What follows belongs to an exercise in optimizing a design on an open flow for small area, a short achievable clock period and few clock cycles per item; a production flow would make more cautious choices.
At most, simulation tests tie the RTL to the original design; equivalence was not proved.
Some runs may be left out. An edit can pass the tests and still lose a function that they never use.
Only the layout flow was run in run 2; the RTL was not checked for function there.

## flow/run.sh

```bash
#!/bin/bash
# synth_recipe.tcl (not shown) runs the flow's synth.tcl, then flattens the netlist and writes it again
# the make line also repeats each setting of config.mk as NAME=value (left out here)
make -C /OpenROAD-flow-scripts/flow DESIGN_CONFIG=/design/flow/config.mk WORK_HOME=/design/flow/orfs CLKGATE_MAP_FILE= SYNTH_SCRIPT=/design/flow/synth_recipe.tcl finish
```

## flow/config.mk

```make
export PLATFORM = sky130hd
export DESIGN_NAME = PipeIntMul
export DESIGN_NICKNAME = PipeIntMul
export VERILOG_FILES = /design/flow/design.v
export SDC_FILE = /design/flow/constraint.sdc
export NUM_CORES = 4
export LEC_CHECK = 0
export CAP_MARGIN = 20
export CORE_MARGIN = 2
export CORE_UTILIZATION = 40
export SLEW_MARGIN = 20
```

## flow/constraint.sdc

```tcl
create_clock -name core_clock -period 9.0 [get_ports {clk}]
set_input_delay 1.8000 -clock core_clock [delete_from_list [all_inputs] [get_ports {clk}]]
set_output_delay 1.8000 -clock core_clock [all_outputs]
set_load 0.01 [all_outputs]
```

## flow/design.v

```verilog
module PipeIntMul(
  input  [31:0] intA,
  input  [31:0] intB,
  output [63:0] longP,
  input         val_op,
  output        commit,
  output        oprand_rdy,
  input         clk,
  input         reset
);
  reg [31:0] a_r, b_r;
  reg [63:0] p_r;
  reg v1, v2;
  assign oprand_rdy = 1'b1;
  assign commit = v2;
  assign longP = p_r;
  always @(posedge clk) begin
    a_r <= intA;
    b_r <= intB;
    p_r <= a_r * b_r;
  end
  always @(posedge clk) begin
    if (reset) begin
      v1 <= 1'b0;
      v2 <= 1'b0;
    end else begin
      v1 <= val_op;
      v2 <= v1;
    end
  end
endmodule
```

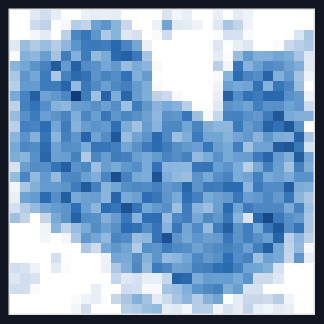
run_1/cell_density.png
(1 px per micron) 30 x 30 tiles, from white (low) to dark blue (high), 0 to 100% covered.
tiles over 75% full: 6.7%
fullest tile: 95%
emptiest ninth of the die: bottom left
nearly empty tiles: 17%
mean over tiles: 41%

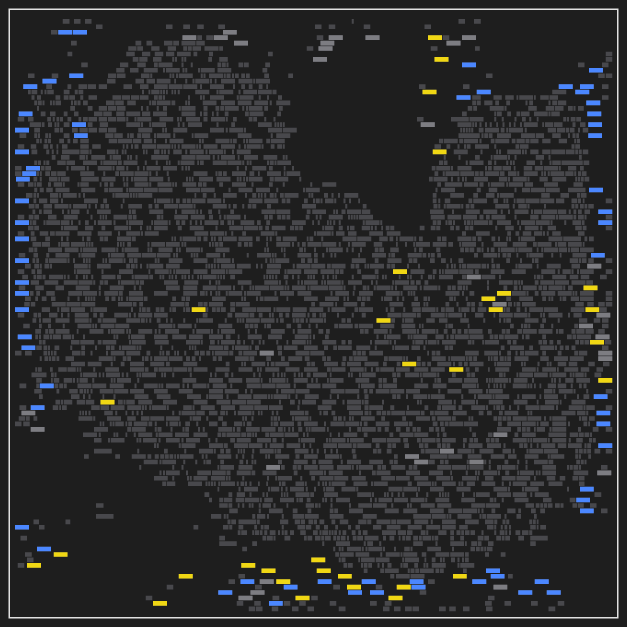
run_1/flops_by_reg.png
(2 px per micron) Other sequential cells in the stronger grey, the rest of the logic in the fainter grey.
| name in the netlist | colour | placed flops | where |
|---|---|---|---|
| p_r | blue | 64 | widely spread |
| a_r | yellow | 32 | widely spread |
not coloured: 34

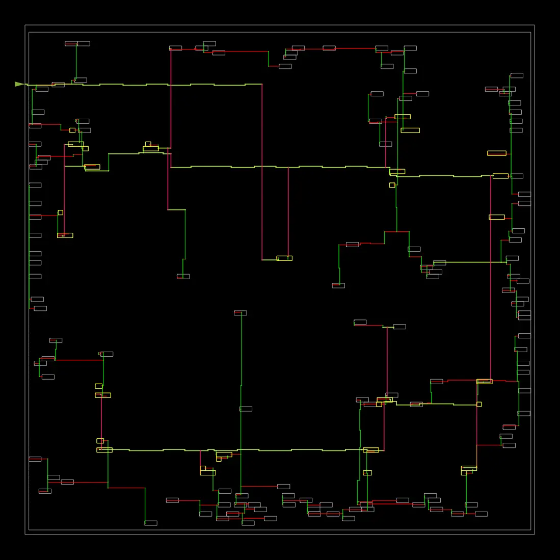
run_1/clocks.png
CTS Buf Count: 17
FF+latch count: 130

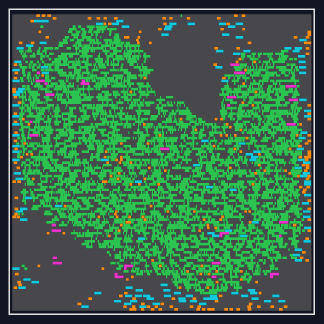
run_1/placement_by_type.png
(1 px per micron) Fill, decap, tap and diode cells in grey.
| class | colour | cells |
|---|---|---|
| combinational and other logic | green | 3452 |
| flops | cyan | 130 |
| clock drivers and dummy loads | magenta | 32 |
| other buffers and delay cells | orange | 254 |
Util after Layout: 44.3%
post-route cell area: 39300 sq um
Core ar.: 88600 sq um

==> metrics.csv, run 1 <==
metric,value,unit
status,"complete, no violations",
globalRoute.busiestLayer,met2,
r2r-end,p_r[60]$_DFF_P_,
yosys.area.top_type_share,50.0,%
insertion_delay,530,ps
synth.area.top_cells,"fa_1 50%, and2_1 10%, ha_1 9.2%, inv_1 9.0%, dfxtp_1 7.3%",
synth_top_family_by_area,adder cells,
setup_tns,0,ps
syn_inst,3797,
cts_tree,done,
grt_pass1_wl,154,mm
yosys-mux-area-fraction,0.0279,%
fin_crit,8560,ps
yosysSeqAreaShare,7.25,%
antenna_cells,0,
die_w,304,microns
placementRows,109,
clockRootBuffer,clkbuf_16,
ys_warn_count,1,
cp.arrival,8960,ps
whs_path_depth,1,
ant_nets,0,
route.final.wire_length,95.0,mm
area_delta_synth_final,9.47,%
synth_cell_types,72,
cts_sinks,130,
worst-setup-path-type,reg2reg,
reg2reg_depth,24,
synthTopCellsByCount,"896 x fa_1, 861 x inv_1, 599 x and2_1",
antenna_found_initial,1,
syn_area,35900,sq um
grt_max_degree,33,
synth_area_per_cell,9.45,sq um
start_util,40.5,%
rsz0062_at_grt,no,
synth_seq_cells,130,
worst_slack,443,ps
finClkSkew,21.7,ps
min_to,v2$_SDFF_PP0_,
period_share,95.1,%
place.gp.congestion,0.895,
via_count,24800,
viasPerCell,4.93,
wl_per_cell,18.9,microns
die_h,304,microns
grt_overflow,0,
post_cts_resized,0,
h-tree-depth,4,
finalNetCount,5081,
hold_viol,0,
synth_compound_area_share,3.70,%
synth_nets,5023,
drtPass1Iterations,5,
grt_pass1_vias,27500,
Testbench counts for the RTL of run 1, summed over its fixed seeds: cycles 808, items 800.
==> run 1: layout make-up <==
class                      instances  area [sq um]
inverter                         861          3230
fill                            8671         49400
clock buffer                      18           439
timing repair buffer             254          2230
multi-input combinational       2591         29100
clock inverter                    14           166
tap                             1165          1460
sequential                       130          2600
==> run 1: flip-flops by register name (all words and copies together) (netlist names) <==
register  count
v1            1
p_r          64
a_r          32
b_r          32
v2            1
==> run 1: per-stage QoR <==
step	area [sq um]	utilization (%)	hold WS, ps	instances
global route	39300	44.3	462	5033
CTS	39300	44.3	453	5033
global placement	38700	43.6	420	5001
floorplan	35900	-	414	3797
detailed placement	38700	43.6	442	5001
finish	39300	44.3	449	5033
==> run 1: critical path, delay by kind of cell (launching register included) <==
family / cells / cell delay [ps]
AO/OA/AOI/OAI: 8 / 2240
flip-flops: 1 / 690
adder cells (fa/ha/maj): 9 / 4380
buffers and inverters: 4 / 680
XOR/XNOR: 1 / 150
AND/OR/NAND/NOR: 2 / 270
==> run 1: placed cells by master, fill, tap and decap left out, drive strengths merged, types with 34 or more instances in the layout <==
master	count
fa	896
inv	869
and2	601
nand2	473
ha	263
clkdlybuf4s50	131
dfxtp	130
buf	123
a21oi	66
o21ai	40
xnor2	35
a21o	34
==> run 1: layer usage <==
metal | vias to the layer above | routed length (microns) | part of all wire [%]
met5 | - | 0 | 0
li1 | 11100 | - | -
met1 | 12900 | 38600 | 41
met2 | 644 | 48800 | 51
met3 | 147 | 4330 | 4.6
met4 | 0 | 3210 | 3.4
==> run 1: cell families (layout without fill, tap and decap cells) <==
family,count (synthesis),in the layout
AND/OR/NAND/NOR,1166,1166
adder cells (fa/ha/maj),1159,1159
buffers and inverters,1076,1147
AO/OA/AOI/OAI,202,202
flip-flops,130,130
XOR/XNOR,62,62
other,1,1
multiplexers,1,1
==> run 1: worst max path at each step <==
stage                               start               to  slack [ps]  depth (start not counted)
after floorplan            b_r[9]$_DFF_P_  p_r[60]$_DFF_P_        1460                         26
after global placement    b_r[10]$_DFF_P_  p_r[60]$_DFF_P_         570                         24
after detailed placement  b_r[10]$_DFF_P_  p_r[60]$_DFF_P_         460                         24
after CTS                 b_r[10]$_DFF_P_  p_r[60]$_DFF_P_         430                         24
after global routing       a_r[8]$_DFF_P_  p_r[57]$_DFF_P_          70                         28
final                      b_r[8]$_DFF_P_  p_r[60]$_DFF_P_         440                         24
--- run 2: outline of the changes from run 1 ---
flow/design.v: 31 -> 4627 lines; modules unchanged: 0
  PipeIntMul: edited, 31 -> 4627 lines
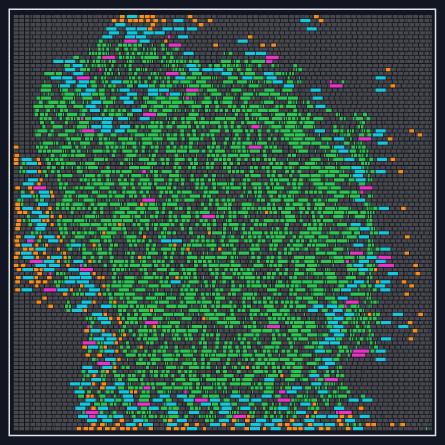
run_2/placement_by_type.png
(1.5 px per micron) Fill, decap, tap and diode cells in grey.
num rows: 102
Util after Layout: 44.4%
Core ar.: 77300 sq um

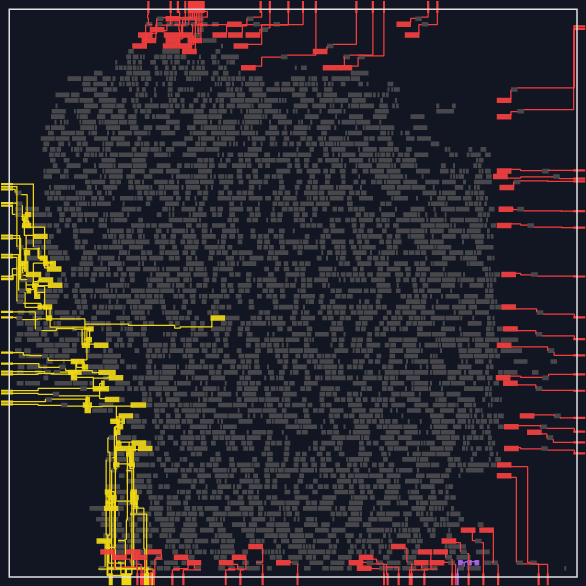
run_2/io_fan.png
(2 px per micron)
| port | colour | bits | direction | end cells | buffers | wire |
|---|---|---|---|---|---|---|
| intB | yellow | 32 | input | 78 | 32 | 1990 microns |
| longP | red | 64 | output | 64 | 64 | 1580 microns |
| reset | purple | 1 | input | 3 | 1 | 14.9 microns |

==> run 2 against run 1 <==
Sequential cell count is 144 higher. Global-route usage is 4.4 points higher. Wire length is 13% higher. Register-to-register slack better by 2900 ps. Core utilization is 0.12 points higher. Highest routed layer is now met5.
==> metrics.csv, run 2 <==
metric,value,unit,change
synth_top_area_cell,fa_1,,
synth_nets,3882,,-23%
via_count,24600,,-0.70%
yosys.area.top_type_share,29.7,%,-20 points
dp.cells,4183,,-16%
synth_simple_gate_area_share,4.32,%,
fmax,176,MHz,
viasPerCell,5.81,,+18%
post_cts_buffers,0,,
syn_inst,3227,,-15%
reg.largest.list,"m_r (127), p_r (64), a_r (32)",,
die_h,283,microns,-6.7%
hold_viol,0,,unchanged
synth_compound_area_share,16.8,%,+13 points
die_area,80200,sq um,
ys_warn_count,1,,unchanged
cp_max_fo,14,,
rsz0062_at_grt,no,,
io_buffer_count,131,,
worst-setup-path-type,reg2reg,,
antenna_cells,0,,unchanged
grt_overflow,0,,unchanged
start_kind,flip-flop,,
slew-limit-headroom,32.7,%,
yosysSeqAreaShare,17.6,%,+10 points
largest_reg_flops,127,,+98%
area_delta_synth_final,10.2,%,
period_share,63.2,%,-32 points
ys.flop_type,dfxtp_1,,
finalNetCount,3834,,-25%
wl_per_cell,25.3,microns,+34%
grt_max_degree,39,,+18%
fin_crit,5680,ps,-2870 ps
drive_above_1_share,6.44,%,
synth_edf_count,0,,
synthTopCellsByCount,"496 x a22oi_1, 487 x xnor2_1, 463 x fa_1",,
post_cts_resized,0,,unchanged
cts-buffers-inserted,34,,+17
synth_cell_types,72,,unchanged
drc,0,,
route.final.wire_length,107,mm,+13%
synthArstFlopShare,0,%,
synth_xor_area_share,17.0,%,
clockRootBuffer,clkbuf_16,,
cts_buffer_depth,3,,
status,"complete, no violations",,
layout.cells.non_filler,4241,,-16%
ios,133,,
drtPass1Iterations,9,,+4
cp.arrival,6090,ps,-2870 ps
worst_slack,3320,ps,+2870 ps
final_common_cell,a22oi_1,,
h-tree-depth,2,,-2
cts_sinks,274,,+110%
synth_top_family_by_area,adder cells,,
cts_tree,done,,
syn_area,31200,sq um,-13%
grt_pass1_vias,26000,,-5.2%
largest-register,m_r,,
die_w,283,microns,-6.7%
synth_area_per_cell,9.66,sq um,+2.2%
place.gp.congestion,0.918,,+2.5%
cts.clk_slew.worst_paths,60,ps,
ant_nets,0,,unchanged
critPathLaunch,neg_r[9]$_DFF_P_,,
finClkSkew,29.2,ps,+7.47 ps
synth.area.top_cells,"fa_1 30%, dfxtp_1 18%, xnor2_1 14%, a22oi_1 12%, inv_1 5.4%",,
hold-worst-slack,442,ps,-6.93 ps
final_cell_mix,"496 x a22oi_1, 487 x xnor2_1, 463 x fa_1",,
grt_pass1_wl,163,mm,+5.5%
yosys-mux-area-fraction,0,%,-0.028 points
insertion_delay,560,ps,+30 ps
setup_tns,0,ps,unchanged
antenna_found_initial,0,,-1
synth_seq_cells,274,,+110%
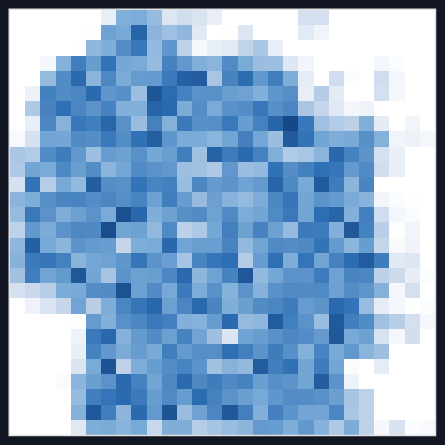
run_2/cell_density.png
(1.5 px per micron) 28 x 28 tiles, from white (low) to dark blue (high), 0 to 100% covered.
mean over tiles: 41%
emptiest ninth of the die: top right
nearly empty tiles: 20%
fullest tile: 91%
tiles over 75% full: 6.9%
Starting Density: 40.3%

==> run 2: cell count changes after synthesis, moves of 362 or more <==
| cell | delta |
|---|---|
| a22oi_1 | +496 |
| and2_1 | -581 |
| fa_1 | -433 |
| inv_1 | -412 |
| nand2_1 | -362 |
| xnor2_1 | +452 |
==> run 2: worst paths after layout <==
kind                                            end  slack (ps)  cells past startpoint
worst min-delay path            val_r[1]$_SDFF_PP0_         440                      1
worst max register to register      m_r[74]$_DFF_P_        3320                     15
worst min register to register  val_r[1]$_SDFF_PP0_         440                      1
worst max-delay path                m_r[74]$_DFF_P_        3320                     15
==> run 2: cell type report <==
| type | count | area (sq um) |
|---|---|---|
| fill | 7512 | 43000 |
| multi-input combinational | 2190 | 22700 |
| sequential | 274 | 5530 |
| timing repair buffer | 223 | 2000 |
| inverter | 456 | 1710 |
| tap | 1040 | 1300 |
| clock buffer | 45 | 942 |
| clock inverter | 13 | 138 |
==> run 2: critical path: stages (launching register included) <==
cell and delay (ps):
dfxtp_1 850, clkinv_1 750, buf_4 480, xnor2_1 210, fa_1 460, fa_1 540
inv_1 50, fa_1 390, inv_1 90, fa_1 160, inv_1 50, fa_1 530
inv_1 50, fa_1 400, inv_1 80, fa_1 420
==> run 2: metrics by stage <==
step | area (sq um)
6_report | 34400
5_1_grt | 34400
4_1_cts | 34400
3_5_place_dp | 33300
3_3_place_gp | 33300
2_1_floorplan | 31200
==> run 2: kinds of logic (layout without fill, tap and decap cells) <==
kind of cell	after synthesis	in the layout
other	1	1
XOR/XNOR	605	605
flip-flops	274	274
AND/OR/NAND/NOR	268	268
AO/OA/AOI/OAI	728	728
adder cells (fa/ha/maj)	588	588
buffers and inverters	763	737
==> run 2: per-layer routing <==
| layer | routed length (microns) | global-route usage [%] |
|---|---|---|
| met4 | 5120 | 11.8 |
| met5 | 188 | 1.73 |
| met2 | 46500 | 40.3 |
| met1 | 41600 | 34.4 |
| met3 | 14000 | 8.66 |

[re-timing with driven ports]
No port has a modelled driver above. Below, the same layouts with a new extraction and two added sets of constraints. Step 1 assumes that a clkbuf_16 drives the clock port and a buf_2 every other input. Step 2 also shifts input and output timing later by t, the mid clock arrival at the registers, as if the neighbouring blocks saw the same clock. a / b / c = ideal ports / drivers / drivers and shift; a / b = the first two.
| run | t, ns | slack for setup (ns) | cell pins on the clock port's net |
|---|---|---|---|
| run 1 | 0.585 | 0.443 / 0.443 / 0.443 | 1 |
| run 2 | 0.615 | 3.316 / 3.316 / 3.316 | 1 |
After both steps setup and hold are still met in every run listed.
